From an optimization exercise on the open Yosys and OpenROAD flow, aimed at small area; shortcuts taken in it are not production practice.
Only simulation tests tie the RTL to the original design; equivalence was not proved.
No activity file was given, so power comes from the tool's default toggle rates.

<file path="design/flow/run.sh">
#!/bin/bash
# synth_recipe.tcl (not shown) runs the flow's synth.tcl, then flattens the netlist and writes it again
# the make line also repeats each setting of config.mk as NAME=value (left out here)
make -C /OpenROAD-flow-scripts/flow DESIGN_CONFIG=/design/flow/config.mk WORK_HOME=/design/flow/orfs CLKGATE_MAP_FILE= SYNTH_SCRIPT=/design/flow/synth_recipe.tcl finish
</file>
<file path="design/flow/config.mk">
export PLATFORM = sky130hd
export DESIGN_NAME = main
export DESIGN_NICKNAME = main
export VERILOG_FILES = /design/flow/design.v
export SDC_FILE = /design/flow/constraint.sdc
export NUM_CORES = 4
export LEC_CHECK = 0
export CAP_MARGIN = 20
export CORE_MARGIN = 2
export CORE_UTILIZATION = 40
export SLEW_MARGIN = 20
</file>
<file path="design/flow/constraint.sdc">
create_clock -name core_clock -period 35.0 [get_ports {CLK}]
set_input_delay 7.0000 -clock core_clock [delete_from_list [all_inputs] [get_ports {CLK}]]
set_output_delay 7.0000 -clock core_clock [all_outputs]
set_load 0.01 [all_outputs]
</file>
<file path="design/flow/design.v">
module trigger (
    input wire clk,
    input wire rst,
    input wire signal_in,
    output reg triggered
);
reg prev_signal_in;
always @(posedge clk or posedge rst) begin
    if (rst) begin
        prev_signal_in <= 1'b0;
        triggered <= 1'b0;
    end else begin
        prev_signal_in <= signal_in;
        triggered <= prev_signal_in && !signal_in;
    end
end
endmodule
module lfsr (
    input wire CLK,
    input wire RST,
    output reg [15:0] rand_out
);
    always @(posedge CLK or posedge RST) begin
        if(RST) begin
            rand_out <= 16'hACE1;
        end else begin
            rand_out <= {rand_out[14:0], rand_out[15] ^ rand_out[13]};
        end
    end
endmodule
module obstacle_manager(
    input wire CLK,
    input wire RST,
    input wire shift_enable,
    input wire jump_trigger,
    input wire start_game,
    input wire force_game_over,
    input wire [15:0] rand_val,
    output reg game_over,
    output reg dino_on_ground,
    output reg [31:0] score,
    output wire [31:0] obstacle_map_flat
);
    localparam SCORE_LIMIT = 2000;
    reg [1:0] obstacles[0:15];
    integer idx;
    integer check;
    reg any_obs;
    reg [3:0] jump_cnt;
    reg jump_latch;
    always @(posedge CLK or posedge RST) begin
        if(RST) begin
            for(idx=0; idx<16; idx=idx+1)
                obstacles[idx] <= 2'b00;
            dino_on_ground <= 1;
            jump_cnt <= 0;
            score <= 0;
            game_over <= 0;
            jump_latch <= 0;  
        end else begin
            if(jump_trigger && dino_on_ground)
                jump_latch <= 1;
            if(start_game) begin
                for(idx=0; idx<16; idx=idx+1)
                    obstacles[idx] <= 2'b00;
                dino_on_ground <= 1;
                jump_cnt <= 0;
                score <= 0;
                game_over <= 0;
                jump_latch <= 0;  
            end else if(!game_over && shift_enable) begin
                for(idx=0; idx<15; idx=idx+1)
                    obstacles[idx] <= obstacles[idx+1];
                obstacles[15] <= 2'b00;
                any_obs = 0;
                for(check=5; check<=15; check=check+1) begin
                    if(obstacles[check] != 2'b00)
                        any_obs = 1;
                end
                if(!any_obs) begin
                    if(rand_val[1:0] != 2'b11) begin
                        obstacles[15] <= (rand_val[2]) ? 2'b01 : 2'b10;
                    end
                end
                if(jump_latch && dino_on_ground) begin
                    dino_on_ground <= 0;
                    jump_cnt <= 2;
                    jump_latch <= 0;  
                end else if(!dino_on_ground) begin
                    if(jump_cnt > 0) jump_cnt <= jump_cnt - 1;
                    else dino_on_ground <= 1;
                end
                if(obstacles[0] != 2'b00 && dino_on_ground) begin
                    game_over <= 1;
                end
                score <= score + 1;
                if(score >= SCORE_LIMIT)
                    game_over <= 1;
            end
            if(force_game_over && !game_over) begin
                game_over <= 1;
            end
        end
    end
    genvar i;
    generate
        for(i=0; i<16; i=i+1) begin : FLATTEN
            assign obstacle_map_flat[2*i+1 : 2*i] = obstacles[i];
        end
    endgenerate
endmodule
module seg_controller (
    input wire CLK,
    input wire RST,
    input wire [31:0] BINARY_SCORE,  
    output reg [7:0] Com,
    output reg AR_SEG_A,
    output reg AR_SEG_B,
    output reg AR_SEG_C,
    output reg AR_SEG_D,
    output reg AR_SEG_E,
    output reg AR_SEG_F,
    output reg AR_SEG_G
);
    integer i;
    reg [31:0] value;
    reg [3:0] digits[7:0];
    always @(*) begin
        value = BINARY_SCORE;
        for (i=0; i<8; i=i+1) begin
            digits[i] = value % 10;
            value = value / 10;
        end
    end
    reg [2:0] digit_select;
    reg [15:0] mux_cnt;
    always @(posedge CLK or posedge RST) begin
        if(RST) mux_cnt <= 0;
        else mux_cnt <= mux_cnt + 1;
    end
    always @(*) begin
        digit_select = mux_cnt[12:10];
    end
    reg [6:0] seg_data;
    always @(*) begin
        case(digits[digit_select])
            4'd0: seg_data = 7'b1111110;
            4'd1: seg_data = 7'b0110000;
            4'd2: seg_data = 7'b1101101;
            4'd3: seg_data = 7'b1111001;
            4'd4: seg_data = 7'b0110011;
            4'd5: seg_data = 7'b1011011;
            4'd6: seg_data = 7'b1011111;
            4'd7: seg_data = 7'b1110010;
            4'd8: seg_data = 7'b1111111;
            4'd9: seg_data = 7'b1111011;
            default: seg_data = 7'b0000000;
        endcase
    end
    always @(*) begin
        Com = 8'b11111111;
        Com[7 - digit_select] = 0;
    end
    always @(posedge CLK or posedge RST) begin
        if(RST) begin
            {AR_SEG_A, AR_SEG_B, AR_SEG_C, AR_SEG_D, AR_SEG_E, AR_SEG_F, AR_SEG_G} <= 7'b1111111;
        end else begin
            {AR_SEG_A, AR_SEG_B, AR_SEG_C, AR_SEG_D, AR_SEG_E, AR_SEG_F, AR_SEG_G} <= seg_data;
        end
    end
endmodule
module tlcd_controller(
    input wire RESETN,                       
    input wire CLK,                          
    input wire ENABLE,                       
    output reg TLCD_E,                       
    output reg TLCD_RS,                      
    output reg TLCD_RW,                      
    output reg [7:0] TLCD_DATA,              
    input wire [8*16-1:0] TEXT_STRING_UPPER, 
    input wire [8*16-1:0] TEXT_STRING_LOWER  
);
    parameter E_PULSE_WIDTH = 1;     
    parameter EXEC_TIME = 40;        
    parameter CLEAR_EXEC_TIME = 1640;  
    reg [4:0] STATE;
    parameter IDLE = 5'd0,
              FUNCTION_SET = 5'd1,
              FUNCTION_SET_WAIT = 5'd2,
              DISP_ONOFF = 5'd3,
              DISP_ONOFF_WAIT = 5'd4,
              ENTRY_MODE = 5'd5,
              ENTRY_MODE_WAIT = 5'd6,
              CLEAR_DISP = 5'd7,
              CLEAR_DISP_WAIT = 5'd8,
              LINE1_ADDR = 5'd9,
              LINE1_ADDR_WAIT = 5'd10,
              LINE1_WRITE = 5'd11,
              LINE1_WRITE_WAIT = 5'd12,
              LINE2_ADDR = 5'd13,
              LINE2_ADDR_WAIT = 5'd14,
              LINE2_WRITE = 5'd15,
              LINE2_WRITE_WAIT = 5'd16,
              DONE = 5'd17;
    reg [15:0] CNT;
    reg [4:0] char_index;
    reg prev_ENABLE;
    always @(posedge CLK or posedge RESETN) begin
        if (RESETN) begin
            STATE <= IDLE;
            CNT <= 0;
            char_index <= 0;
            prev_ENABLE <= 0;
            TLCD_E <= 1'b0;
            TLCD_RS <= 1'b0;
            TLCD_RW <= 1'b0;
            TLCD_DATA <= 8'b00000000;
        end else begin
            prev_ENABLE <= ENABLE;
            case (STATE)
                IDLE: begin
                    CNT <= 0;
                    TLCD_E <= 1'b0;
                    if (ENABLE && !prev_ENABLE) begin
                        STATE <= FUNCTION_SET;
                    end
                end
                FUNCTION_SET: begin
                    TLCD_RS <= 1'b0;
                    TLCD_RW <= 1'b0;
                    TLCD_DATA <= 8'b00111000;  
                    TLCD_E <= 1'b1;
                    CNT <= 0;
                    STATE <= FUNCTION_SET_WAIT;
                end
                FUNCTION_SET_WAIT: begin
                    CNT <= CNT + 1;
                    if (CNT >= E_PULSE_WIDTH) begin
                        TLCD_E <= 1'b0;
                    end
                    if (CNT >= EXEC_TIME) begin
                        CNT <= 0;
                        STATE <= DISP_ONOFF;
                    end
                end
                DISP_ONOFF: begin
                    TLCD_RS <= 1'b0;
                    TLCD_RW <= 1'b0;
                    TLCD_DATA <= 8'b00001100;  
                    TLCD_E <= 1'b1;
                    CNT <= 0;
                    STATE <= DISP_ONOFF_WAIT;
                end
                DISP_ONOFF_WAIT: begin
                    CNT <= CNT + 1;
                    if (CNT >= E_PULSE_WIDTH) begin
                        TLCD_E <= 1'b0;
                    end
                    if (CNT >= EXEC_TIME) begin
                        CNT <= 0;
                        STATE <= ENTRY_MODE;
                    end
                end
                ENTRY_MODE: begin
                    TLCD_RS <= 1'b0;
                    TLCD_RW <= 1'b0;
                    TLCD_DATA <= 8'b00000110;  
                    TLCD_E <= 1'b1;
                    CNT <= 0;
                    STATE <= ENTRY_MODE_WAIT;
                end
                ENTRY_MODE_WAIT: begin
                    CNT <= CNT + 1;
                    if (CNT >= E_PULSE_WIDTH) begin
                        TLCD_E <= 1'b0;
                    end
                    if (CNT >= EXEC_TIME) begin
                        CNT <= 0;
                        STATE <= CLEAR_DISP;
                    end
                end
                CLEAR_DISP: begin
                    TLCD_RS <= 1'b0;
                    TLCD_RW <= 1'b0;
                    TLCD_DATA <= 8'b00000001;  
                    TLCD_E <= 1'b1;
                    CNT <= 0;
                    STATE <= CLEAR_DISP_WAIT;
                end
                CLEAR_DISP_WAIT: begin
                    CNT <= CNT + 1;
                    if (CNT >= E_PULSE_WIDTH) begin
                        TLCD_E <= 1'b0;
                    end
                    if (CNT >= CLEAR_EXEC_TIME) begin
                        CNT <= 0;
                        STATE <= LINE1_ADDR;
                    end
                end
                LINE1_ADDR: begin
                    TLCD_RS <= 1'b0;
                    TLCD_RW <= 1'b0;
                    TLCD_DATA <= 8'b10000000;  
                    TLCD_E <= 1'b1;
                    CNT <= 0;
                    STATE <= LINE1_ADDR_WAIT;
                end
                LINE1_ADDR_WAIT: begin
                    CNT <= CNT + 1;
                    if (CNT >= E_PULSE_WIDTH) begin
                        TLCD_E <= 1'b0;
                    end
                    if (CNT >= EXEC_TIME) begin
                        CNT <= 0;
                        char_index <= 0;
                        STATE <= LINE1_WRITE;
                    end
                end
                LINE1_WRITE: begin
                    if (char_index < 16) begin
                        TLCD_RS <= 1'b1;
                        TLCD_RW <= 1'b0;
                        TLCD_DATA <= TEXT_STRING_UPPER[(15 - char_index)*8 +:8];
                        TLCD_E <= 1'b1;
                        CNT <= 0;
                        STATE <= LINE1_WRITE_WAIT;
                    end else begin
                        STATE <= LINE2_ADDR;
                    end
                end
                LINE1_WRITE_WAIT: begin
                    CNT <= CNT + 1;
                    if (CNT >= E_PULSE_WIDTH) begin
                        TLCD_E <= 1'b0;
                    end
                    if (CNT >= EXEC_TIME) begin
                        CNT <= 0;
                        char_index <= char_index + 1;
                        STATE <= LINE1_WRITE;
                    end
                end
                LINE2_ADDR: begin
                    TLCD_RS <= 1'b0;
                    TLCD_RW <= 1'b0;
                    TLCD_DATA <= 8'b11000000;  
                    TLCD_E <= 1'b1;
                    CNT <= 0;
                    STATE <= LINE2_ADDR_WAIT;
                end
                LINE2_ADDR_WAIT: begin
                    CNT <= CNT + 1;
                    if (CNT >= E_PULSE_WIDTH) begin
                        TLCD_E <= 1'b0;
                    end
                    if (CNT >= EXEC_TIME) begin
                        CNT <= 0;
                        char_index <= 0;
                        STATE <= LINE2_WRITE;
                    end
                end
                LINE2_WRITE: begin
                    if (char_index < 16) begin
                        TLCD_RS <= 1'b1;
                        TLCD_RW <= 1'b0;
                        TLCD_DATA <= TEXT_STRING_LOWER[(15 - char_index)*8 +:8];
                        TLCD_E <= 1'b1;
                        CNT <= 0;
                        STATE <= LINE2_WRITE_WAIT;
                    end else begin
                        STATE <= DONE;
                    end
                end
                LINE2_WRITE_WAIT: begin
                    CNT <= CNT + 1;
                    if (CNT >= E_PULSE_WIDTH) begin
                        TLCD_E <= 1'b0;
                    end
                    if (CNT >= EXEC_TIME) begin
                        CNT <= 0;
                        char_index <= char_index + 1;
                        STATE <= LINE2_WRITE;
                    end
                end
                DONE: begin
                    STATE <= IDLE;
                end
                default: begin
                    STATE <= IDLE;
                end
            endcase
        end
    end
endmodule
module custom_font_loader(
    input wire RESETN,
    input wire CLK,  
    output reg TLCD_E,
    output reg TLCD_RS,
    output reg TLCD_RW,
    output reg [7:0] TLCD_DATA,
    output reg DONE  
);
    parameter E_PULSE_WIDTH = 1;     
    parameter EXEC_TIME = 40;        
    parameter INIT_DELAY = 15000;    
    parameter INIT = 3'b000, LOAD_FONT = 3'b001, WAIT_EXEC = 3'b010, FINISHED = 3'b011, INIT_WAIT = 3'b100;
    reg [2:0] STATE;
    reg [5:0] cf_addr;  
    reg [15:0] CNT;
    function [7:0] custom_font;
        input [5:0] addr;
    begin
        case (addr)
            6'd0: custom_font = 8'b00000110;
            6'd1: custom_font = 8'b00000111;
            6'd2: custom_font = 8'b00000100;
            6'd3: custom_font = 8'b00000110;
            6'd4: custom_font = 8'b00001100;
            6'd5: custom_font = 8'b00011100;
            6'd6: custom_font = 8'b00011100;
            6'd7: custom_font = 8'b00010100;
            6'd8: custom_font = 8'b00001100;
            6'd9: custom_font = 8'b00001110;
            6'd10: custom_font = 8'b00001000;
            6'd11: custom_font = 8'b00001110;
            6'd12: custom_font = 8'b00001100;
            6'd13: custom_font = 8'b00011100;
            6'd14: custom_font = 8'b00011100;
            6'd15: custom_font = 8'b00001000;
            6'd16: custom_font = 8'b00000110;
            6'd17: custom_font = 8'b00000111;
            6'd18: custom_font = 8'b00001110;
            6'd19: custom_font = 8'b00011110;
            6'd20: custom_font = 8'b00011100;
            6'd21: custom_font = 8'b00001000;
            6'd22: custom_font = 8'b00000000;
            6'd23: custom_font = 8'b00000000;
            6'd24: custom_font = 8'b00000100;
            6'd25: custom_font = 8'b00010100;
            6'd26: custom_font = 8'b00010101;
            6'd27: custom_font = 8'b00010101;
            6'd28: custom_font = 8'b00001101;
            6'd29: custom_font = 8'b00000110;
            6'd30: custom_font = 8'b00000100;
            6'd31: custom_font = 8'b00000100;
            6'd32: custom_font = 8'b00000000;
            6'd33: custom_font = 8'b00000100;
            6'd34: custom_font = 8'b00000101;
            6'd35: custom_font = 8'b00010101;
            6'd36: custom_font = 8'b00010101;
            6'd37: custom_font = 8'b00010110;
            6'd38: custom_font = 8'b00001100;
            6'd39: custom_font = 8'b00000100;
            default: custom_font = 8'b00000000;
        endcase
    end
    endfunction
    always @(posedge CLK or posedge RESETN) begin
        if (RESETN) begin
            STATE <= INIT;
            cf_addr <= 0;
            CNT <= 0;
            DONE <= 0;
            TLCD_E <= 1'b0;
            TLCD_RS <= 1'b0;
            TLCD_RW <= 1'b0;
            TLCD_DATA <= 8'b00000000;
        end else begin
            case (STATE)
                INIT: begin
                    CNT <= CNT + 1;
                    if (CNT >= INIT_DELAY) begin
                        CNT <= 0;
                        TLCD_RS <= 1'b0;
                        TLCD_RW <= 1'b0;
                        TLCD_DATA <= 8'b01000000;  
                        TLCD_E <= 1'b1;
                        STATE <= WAIT_EXEC;
                    end
                end
                WAIT_EXEC: begin
                    CNT <= CNT + 1;
                    if (CNT >= E_PULSE_WIDTH) begin
                        TLCD_E <= 1'b0;
                    end
                    if (CNT >= EXEC_TIME) begin
                        CNT <= 0;
                        if (cf_addr < 6'd40) begin
                            TLCD_RS <= 1'b1;
                            TLCD_RW <= 1'b0;
                            TLCD_DATA <= custom_font(cf_addr);
                            TLCD_E <= 1'b1;
                            cf_addr <= cf_addr + 1;
                            STATE <= LOAD_FONT;
                        end else begin
                            STATE <= FINISHED;
                        end
                    end
                end
                LOAD_FONT: begin
                    CNT <= CNT + 1;
                    if (CNT >= E_PULSE_WIDTH) begin
                        TLCD_E <= 1'b0;
                    end
                    if (CNT >= EXEC_TIME) begin
                        CNT <= 0;
                        if (cf_addr < 6'd40) begin
                            TLCD_RS <= 1'b1;
                            TLCD_RW <= 1'b0;
                            TLCD_DATA <= custom_font(cf_addr);
                            TLCD_E <= 1'b1;
                            cf_addr <= cf_addr + 1;
                            STATE <= LOAD_FONT;
                        end else begin
                            STATE <= FINISHED;
                        end
                    end
                end
                FINISHED: begin
                    TLCD_E <= 1'b0;
                    DONE <= 1;
                end
                default: STATE <= INIT;
            endcase
        end
    end
endmodule
module main(
    input wire CLK,
    input wire RST,
    input wire [9:0] Keypad,
    input wire KeypadHash,
    output wire TLCD_E,
    output wire TLCD_RS,
    output wire TLCD_RW,
    output wire [7:0] TLCD_DATA,
    output wire AR_SEG_A,
    output wire AR_SEG_B,
    output wire AR_SEG_C,
    output wire AR_SEG_D,
    output wire AR_SEG_E,
    output wire AR_SEG_F,
    output wire AR_SEG_G,
    output wire [7:0] AR_COM
);
    localparam STATE_FONT_LOAD = 0;
    localparam STATE_MAIN_MENU = 1;
    localparam STATE_GAME      = 2;
    localparam STATE_GAME_OVER = 3;
    reg [1:0] cur_state, next_state;
    reg [1:0] prev_state;
    wire font_loader_done;
    wire TLCD_E_font, TLCD_RS_font, TLCD_RW_font;
    wire [7:0] TLCD_DATA_font;
    wire TLCD_E_text, TLCD_RS_text, TLCD_RW_text;
    wire [7:0] TLCD_DATA_text;
    reg [8*16-1:0] TEXT_UPPER;
    reg [8*16-1:0] TEXT_LOWER;
    reg enable_lcd;
    reg enable_lcd_delay_state;     
    reg enable_lcd_delay_shift;     
    integer i;
    reg [7:0] upper_line[0:15];
    reg [7:0] lower_line[0:15];
    reg [1:0] obs_val;
    function [1:0] get_obstacle;
        input [31:0] flat;
        input [3:0] idx;
    begin
        case (idx)
            4'd0:  get_obstacle = flat[1:0];
            4'd1:  get_obstacle = flat[3:2];
            4'd2:  get_obstacle = flat[5:4];
            4'd3:  get_obstacle = flat[7:6];
            4'd4:  get_obstacle = flat[9:8];
            4'd5:  get_obstacle = flat[11:10];
            4'd6:  get_obstacle = flat[13:12];
            4'd7:  get_obstacle = flat[15:14];
            4'd8:  get_obstacle = flat[17:16];
            4'd9:  get_obstacle = flat[19:18];
            4'd10: get_obstacle = flat[21:20];
            4'd11: get_obstacle = flat[23:22];
            4'd12: get_obstacle = flat[25:24];
            4'd13: get_obstacle = flat[27:26];
            4'd14: get_obstacle = flat[29:28];
            4'd15: get_obstacle = flat[31:30];
            default: get_obstacle = 2'b00;
        endcase
    end
    endfunction
    custom_font_loader font_loader (
        .RESETN(RST),
        .CLK(CLK),
        .TLCD_E(TLCD_E_font),
        .TLCD_RS(TLCD_RS_font),
        .TLCD_RW(TLCD_RW_font),
        .TLCD_DATA(TLCD_DATA_font),
        .DONE(font_loader_done)
    );
    tlcd_controller lcd_ctrl(
        .RESETN(RST),
        .CLK(CLK),
        .ENABLE(enable_lcd),
        .TLCD_E(TLCD_E_text),
        .TLCD_RS(TLCD_RS_text),
        .TLCD_RW(TLCD_RW_text),
        .TLCD_DATA(TLCD_DATA_text),
        .TEXT_STRING_UPPER(TEXT_UPPER),
        .TEXT_STRING_LOWER(TEXT_LOWER)
    );
    assign TLCD_E    = font_loader_done ? TLCD_E_text    : TLCD_E_font;
    assign TLCD_RS   = font_loader_done ? TLCD_RS_text   : TLCD_RS_font;
    assign TLCD_RW   = font_loader_done ? TLCD_RW_text   : TLCD_RW_font;
    assign TLCD_DATA = font_loader_done ? TLCD_DATA_text : TLCD_DATA_font;
    reg any_digit_input;
    integer k;
    always @(*) begin
        any_digit_input = 1'b0;
        for(k=0; k<10; k=k+1) begin
            if(Keypad[k] == 1'b1)
                any_digit_input = 1'b1;
        end
    end
    wire trig_any_digit;
    wire trig_hash;
    trigger trig_digit (
        .clk(CLK),
        .rst(RST),
        .signal_in(any_digit_input),
        .triggered(trig_any_digit)
    );
    trigger trig_hash_in (
        .clk(CLK),
        .rst(RST),
        .signal_in(KeypadHash),
        .triggered(trig_hash)
    );
    wire [15:0] rand_val;
    lfsr lfsr_inst (
        .CLK(CLK),
        .RST(RST),
        .rand_out(rand_val)
    );
    wire om_game_over;
    wire dino_on_ground;
    wire [31:0] score;
    wire [31:0] obstacle_map_flat;
    reg start_game;
    localparam SHIFT_LIMIT = 3999;
    reg shift_enable;
    reg [17:0] timer_cnt;
    always @(posedge CLK or posedge RST) begin
        if(RST) begin
            timer_cnt <= 0;
            shift_enable <= 0;
        end else begin
            if(timer_cnt < SHIFT_LIMIT) begin
                timer_cnt <= timer_cnt + 1;
                shift_enable <= 0;
            end else begin
                timer_cnt <= 0;
                shift_enable <= 1;
            end
        end
    end
    reg prev_shift_enable;
    always @(posedge CLK or posedge RST) begin
        if(RST) prev_shift_enable <= 0;
        else prev_shift_enable <= shift_enable;
    end
    wire force_game_over_signal = (cur_state == STATE_GAME) ? trig_hash : 1'b0;
    wire jump_trigger_signal = (cur_state == STATE_GAME && trig_any_digit);
    obstacle_manager om (
        .CLK(CLK),
        .RST(RST),
        .shift_enable((cur_state == STATE_GAME) ? shift_enable : 1'b0),
        .jump_trigger(jump_trigger_signal),
        .start_game(start_game),
        .force_game_over(force_game_over_signal),
        .rand_val(rand_val),
        .game_over(om_game_over),
        .dino_on_ground(dino_on_ground),
        .score(score),
        .obstacle_map_flat(obstacle_map_flat)
    );
    wire [7:0] com_out;
    wire seg_a, seg_b, seg_c, seg_d, seg_e, seg_f, seg_g;
    seg_controller segc(
        .CLK(CLK),
        .RST(RST),
        .BINARY_SCORE((cur_state == STATE_GAME || cur_state == STATE_GAME_OVER) ? score : 0),
        .Com(com_out),
        .AR_SEG_A(seg_a),
        .AR_SEG_B(seg_b),
        .AR_SEG_C(seg_c),
        .AR_SEG_D(seg_d),
        .AR_SEG_E(seg_e),
        .AR_SEG_F(seg_f),
        .AR_SEG_G(seg_g)
    );
    assign AR_COM = com_out;
    assign AR_SEG_A = seg_a;
    assign AR_SEG_B = seg_b;
    assign AR_SEG_C = seg_c;
    assign AR_SEG_D = seg_d;
    assign AR_SEG_E = seg_e;
    assign AR_SEG_F = seg_f;
    assign AR_SEG_G = seg_g;
    always @(posedge CLK or posedge RST) begin
        if(RST) begin
            cur_state <= STATE_FONT_LOAD;
            prev_state <= STATE_FONT_LOAD;
        end else begin
            prev_state <= cur_state;
            cur_state <= next_state;
        end
    end
    always @(*) begin
        next_state = cur_state;
        case(cur_state)
            STATE_FONT_LOAD: begin
                if(font_loader_done) next_state = STATE_MAIN_MENU;
            end
            STATE_MAIN_MENU: begin
                if(trig_any_digit) next_state = STATE_GAME;
            end
            STATE_GAME: begin
                if(om_game_over) next_state = STATE_GAME_OVER;
            end
            STATE_GAME_OVER: begin
                if(trig_any_digit || trig_hash) next_state = STATE_GAME;
            end
        endcase
    end
    always @(posedge CLK or posedge RST) begin
        if(RST) begin
            start_game <= 0;
        end else begin
            start_game <= 0;
            if((cur_state == STATE_MAIN_MENU && next_state == STATE_GAME) ||
               (cur_state == STATE_GAME_OVER && next_state == STATE_GAME))
                start_game <= 1;
        end
    end
    function [7:0] get_char_for_obstacle_char(input [1:0] obs_val);
        begin
            if(obs_val == 2'b00) get_char_for_obstacle_char = 8'h20;  
            else get_char_for_obstacle_char = 8'h04;  
        end
    endfunction
    function [7:0] get_dino_char(
        input dino_on_ground,
        input [31:0] sc
    );
        begin
            if(dino_on_ground) begin
                if(((sc >> 1) & 1) == 0)
                    get_dino_char = 8'h00;
                else
                    get_dino_char = 8'h01;
            end else begin
                get_dino_char = 8'h02;
            end
        end
    endfunction
    reg [31:0] saved_obs;
    reg saved_ground;
    reg saved_sc1;
    always @(posedge CLK or posedge RST) begin
        if(RST) begin
            saved_obs <= 0;
            saved_ground <= 0;
            saved_sc1 <= 0;
        end else if(cur_state == STATE_GAME) begin
            saved_obs <= obstacle_map_flat;
            saved_ground <= dino_on_ground;
            saved_sc1 <= score[1];
        end
    end
    wire in_game = (cur_state == STATE_GAME);
    wire [31:0] line_obs = in_game ? obstacle_map_flat : saved_obs;
    wire line_ground = in_game ? dino_on_ground : saved_ground;
    wire [31:0] line_score = in_game ? score : {30'd0, saved_sc1, 1'b0};
    always @(*) begin
        for(i=0;i<16;i=i+1) begin
            upper_line[i] = 8'h20;
            lower_line[i] = 8'h20;
        end
        if(line_ground) begin
            lower_line[0] = get_dino_char(line_ground, line_score);
        end else begin
            upper_line[0] = get_dino_char(line_ground, line_score);
        end
        for(i=0;i<16;i=i+1) begin
            obs_val = get_obstacle(line_obs, i);
            if(obs_val != 2'b00) begin
                lower_line[i] = get_char_for_obstacle_char(obs_val);
            end
        end
        TEXT_UPPER = "                ";
        TEXT_LOWER = "                ";
        case(cur_state)
            STATE_FONT_LOAD: begin
                TEXT_UPPER = "LOADING FONTS...  ";
                TEXT_LOWER = "                ";
            end
            STATE_MAIN_MENU: begin
                TEXT_UPPER = "    PRESS ANY KEY";
                TEXT_LOWER = {8'h00,"  TO START GAME"};
            end
            STATE_GAME: begin
                TEXT_UPPER = {
                    upper_line[0],upper_line[1],upper_line[2],upper_line[3],
                    upper_line[4],upper_line[5],upper_line[6],upper_line[7],
                    upper_line[8],upper_line[9],upper_line[10],upper_line[11],
                    upper_line[12],upper_line[13],upper_line[14],upper_line[15]
                };
                TEXT_LOWER = {
                    lower_line[0],lower_line[1],lower_line[2],lower_line[3],
                    lower_line[4],lower_line[5],lower_line[6],lower_line[7],
                    lower_line[8],lower_line[9],lower_line[10],lower_line[11],
                    lower_line[12],lower_line[13],lower_line[14],lower_line[15]
                };
            end
            STATE_GAME_OVER: begin
                TEXT_UPPER = "GAME OVER       ";
                TEXT_LOWER = {
                    lower_line[0],lower_line[1],lower_line[2],lower_line[3],
                    lower_line[4],lower_line[5],lower_line[6],lower_line[7],
                    lower_line[8],lower_line[9],lower_line[10],lower_line[11],
                    lower_line[12],lower_line[13],lower_line[14],lower_line[15]
                };
            end
        endcase
    end
    always @(posedge CLK or posedge RST) begin
        if(RST) begin
            enable_lcd <= 0;
            enable_lcd_delay_state <= 0;
            enable_lcd_delay_shift <= 0;
        end else begin
            if(prev_state != cur_state) begin
                enable_lcd <= 0;
                enable_lcd_delay_state <= 1;
            end else if(enable_lcd_delay_state) begin
                enable_lcd <= 1;
                enable_lcd_delay_state <= 0;
            end
            if(!prev_shift_enable && shift_enable) begin
                enable_lcd <= 0;
                enable_lcd_delay_shift <= 1;
            end else if(enable_lcd_delay_shift) begin
                enable_lcd <= 1;
                enable_lcd_delay_shift <= 0;
            end
        end
    end
endmodule
</file>
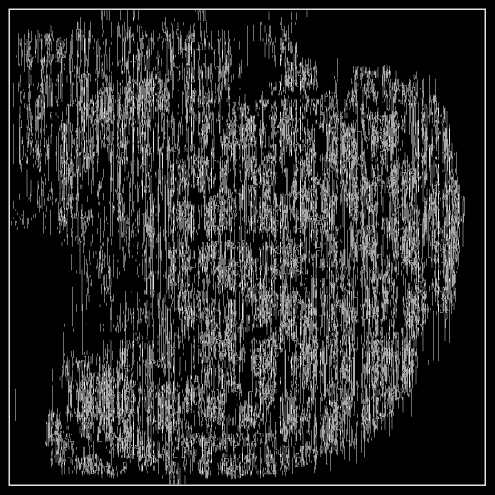
Fig. 1. M2 wires.
(1.5 px per um)
longest straight run = 83.9 um
wire length on this layer = 58.4 mm
main direction = vertical
share of all routed wire = 44%
nets with wire on the layer = 4377
met2 Usage GRT: 39.0%
Total Wirelength: 132 mm
vias after detailed routing: 43700

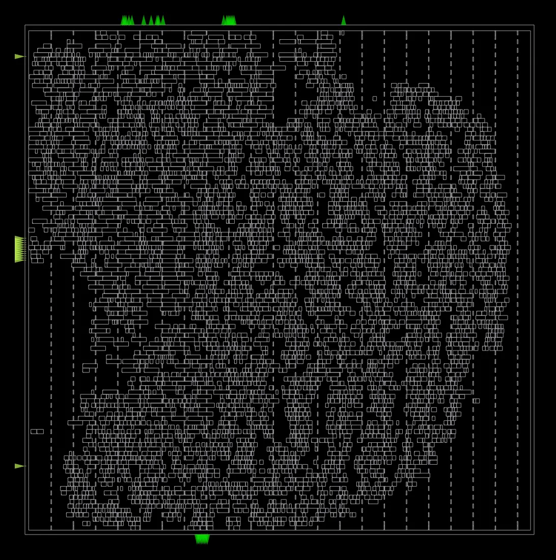
Fig. 2. Cell outlines without signal wires.
core area: 0.0967 mm^2
# Taps: 1276
FF+latch count: 243
Rows: 114

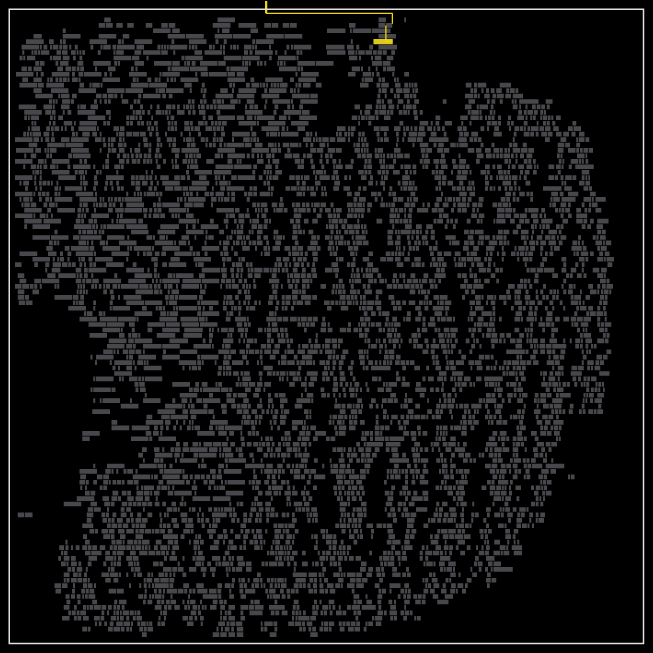
Fig. 3. I/O nets highlighted.
(2 px per um)
yellow -> AR_SEG_F  # direction output, edge top, end cells 1, buffers 1, wire 80.6 um
IO Count: 39
I/O Buffers: 37

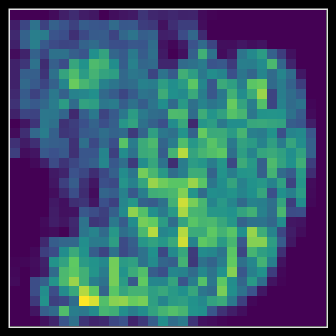
Fig. 4. Wiring heat map.
(1 px per um) The die is cut into 32 by 32 equal tiles; dark purple is low, yellow is high, scaled to the fullest tile. Values are wire area over tile area, all layers added.
emptiest ninth of the die = middle left
mean over tiles = 0.22
fullest tile = 0.67
GRT Total Usage: 25.0%
routed length per instance: 20.3 um

==> results.sh <==
export IMPL_power_switching_w=0.000196
export IMPL_finalWeightedCongestion=0.931
export IMPL_use_met3_pct=2.98
export IMPL_numCtsBuffers=29
export IMPL_synth_edf_count=0
export IMPL_critPathMaxFanout=34
export IMPL_met3WireLength_mm=9.78
export IMPL_p_clk_share_pct=43.8
export IMPL_clock_sinks=243
export IMPL_p_int_w=0.000498
export IMPL_hold_violations=0
export IMPL_viasPerCell=6.74
export IMPL_dp_cells=6430
export IMPL_fmax_ghz=0.0491
export IMPL_gr_max_usage_layer="met2"
export IMPL_ys_ff_latch=243
export IMPL_grt_pass1_vias=39200
export IMPL_critPathMaxStageDelay_ps=1000
export IMPL_worstSkewPairLatency_ps=580
export IMPL_dpl_worst_slack_ps=14890
export IMPL_r2r_end="segc.AR_SEG_G$_DFF_PP1_"
export IMPL_skew_ps=35.2
export IMPL_final_period_utilization_pct=58.2
export IMPL_drv_slew=0
export IMPL_powerSeq_w=0.000310
export IMPL_yosys_warnings=11
export IMPL_status="timing/DRC/antenna clean"
export IMPL_drc=0
export IMPL_crit_path_start_kind="flop"
export IMPL_grt_pass1_wl_mm=212
export IMPL_hp_class="reg2reg"
export IMPL_synthMuxAreaShare_pct=4.91
export IMPL_rr_startpoint="om.score[29]$_DFFE_PP0P_"
export IMPL_combPwrFrac_pct=11.6
export IMPL_antenna_found_initial=2
export IMPL_die_h_um=316
export IMPL_layout_common_cells="nand2_1, nor2_1, a21oi_1, o21ai_0, nand3_1"
export IMPL_fin_crit_ps=20370
export IMPL_async_flop_share_pct=100
export IMPL_clockBufferDepth=3
export IMPL_peakVddDrop_uv=41.5
export IMPL_cp_slowest_cell="dfrtp_1"
export IMPL_met2WireLength_mm=58.4
export IMPL_grt_ovfl_total=0
export IMPL_path_buf_inv=0
export IMPL_fin_ws_ps=14630
export IMPL_setup_tns_ps=0
export IMPL_ff2ff_path_depth=54
export IMPL_pg_clk_w=0.000304
export IMPL_synthSimpleGateAreaFrac_pct=27.4
export IMPL_crit_path_end_kind="flop"
export IMPL_maxSlewHeadroom_pct=25.1
export IMPL_cts_tree="yes"
export IMPL_clkTransAtPathRegs_ps=60
export IMPL_avgSynthCellArea_um2=7.15
export IMPL_drv_cap=0
export IMPL_synth_compound_area_share_pct=39.9
export IMPL_worstMarginPinSlew_ps=1090
export IMPL_die_area_mm2=0.100
export IMPL_rsz0062_at_grt="false"
export IMPL_h_tree_depth=1
export IMPL_cpLargestDelayFamily="compound AO/OA/AOI/OAI gates"
export IMPL_yosysUniqueCellTypes=162
export IMPL_first_iter_violations=4785
export IMPL_critPathCapture="segc.AR_SEG_G$_DFF_PP1_"
export IMPL_maxPowerGroup="registers"
export IMPL_cp_data_required_time_ps=35500
export IMPL_syn_instance_count=5456
export IMPL_cts_root_buf="clkbuf_16"
export IMPL_syn2layout_area_growth_pct=4.39
export IMPL_dr_pass1_iters=8
export IMPL_switching_share_pct=28.3
export IMPL_crit_start="om.score[29]$_DFFE_PP0P_"
export IMPL_fin_cells=6486
export IMPL_cts_hold_buf=0
export IMPL_hold_path_end="lfsr_inst.rand_out[9]$_DFF_PP0_"
export IMPL_yosys_top_cells_area="dfrtp_1, nand2_1, a21oi_1"
export IMPL_nets=5259
export IMPL_leakagePower_nw=14.9
export IMPL_synth_most_common_cell="nand2_1"
export IMPL_netlist_area_mm2=0.0390
export IMPL_mostFrequentLayoutCell="nand2_1"
export IMPL_timing_reg2reg_setup_slack_ps=14630
export IMPL_yosysTopAreaCell="dfrtp_1"
export IMPL_ant_nets=0
export IMPL_ys_seq_area_share_pct=15.6
export IMPL_m1WireLength_mm=60.3
export IMPL_critPathKind="reg2reg"
export IMPL_setup_viol=0
export IMPL_start_util_pct=40.4
export IMPL_netlist_area_leader_share_pct=14.6
export IMPL_grt_max_degree=120
export IMPL_p_seq_share_pct=44.6
export IMPL_synth_top_family_by_area="compound AO/OA/AOI/OAI gates"
export IMPL_grtUsageMet1_pct=36.3
export IMPL_synth_ff_type="dfrtp_1"
export IMPL_dieWidth_um=316
export IMPL_arrival_ps=20870
==> cell type report <==
class,count,area [um^2]
inverter,102,390
fill,10100,56000
clock inverter,20,195
antenna,1,2.50
clock buffer,34,785
tap,1276,1600
timing repair buffer,110,918
multi-input combinational,4700,30800
sequential,243,6100
==> per-stage QoR <==
stage,hold WS (ps),util [%],area [um^2],total power (W)
after floorplan,331,-,39100,0.000373
after global placement,337,41.1,39700,0.000393
after detailed placement,338,41.1,39700,0.000395
after CTS,351,42.1,40700,0.000704
after global routing,355,42.1,40700,0.000731
final,349,42.1,40700,0.000695
==> flip-flops by register name (all words and copies together), names as in the netlist, 2 cells and up <==
register               count
cur_state                  2
font_loader.CNT           16
font_loader.STATE          2
font_loader.TLCD_DATA      6
font_loader.cf_addr        6
lcd_ctrl.CNT              16
lcd_ctrl.STATE             5
lcd_ctrl.TLCD_DATA         8
lcd_ctrl.char_index        5
lfsr_inst.rand_out        16
om.jump_cnt                4
om.obstacles              32
om.score                  32
prev_state                 2
saved_obs                 32
segc.mux_cnt              13
timer_cnt                 18

-- static timing again, ports no longer ideal --
The flow's constraints put no driver on any port. The routed layout listed below was extracted and timed again, unchanged, in two steps.
Step 1 (the two cells are an assumption about what drives the block):
set clk [get_ports {CLK}]
set_driving_cell -lib_cell sky130_fd_sc_hd__clkbuf_16 $clk
set_driving_cell -lib_cell sky130_fd_sc_hd__buf_2 [delete_from_list [all_inputs] $clk]
Step 2 adds t to the input delays and takes it off the output delays; t is the mean of the earliest and latest rising clock arrival at the registers after step 1. Input paths then give back, and output paths get back, about the clock's delay inside the block.
a / b / c = no drivers / after step 1 / after step 2; a / b = the first two.
t, ns: 0.623
setup WS [ns]: 14.635 / 14.635 / 14.635
worst setup path at the end: register to register
After both steps this run still meets setup and hold. The setup slack of this run moves by 0.000 ns with the drivers and by 0.000 ns with both steps.
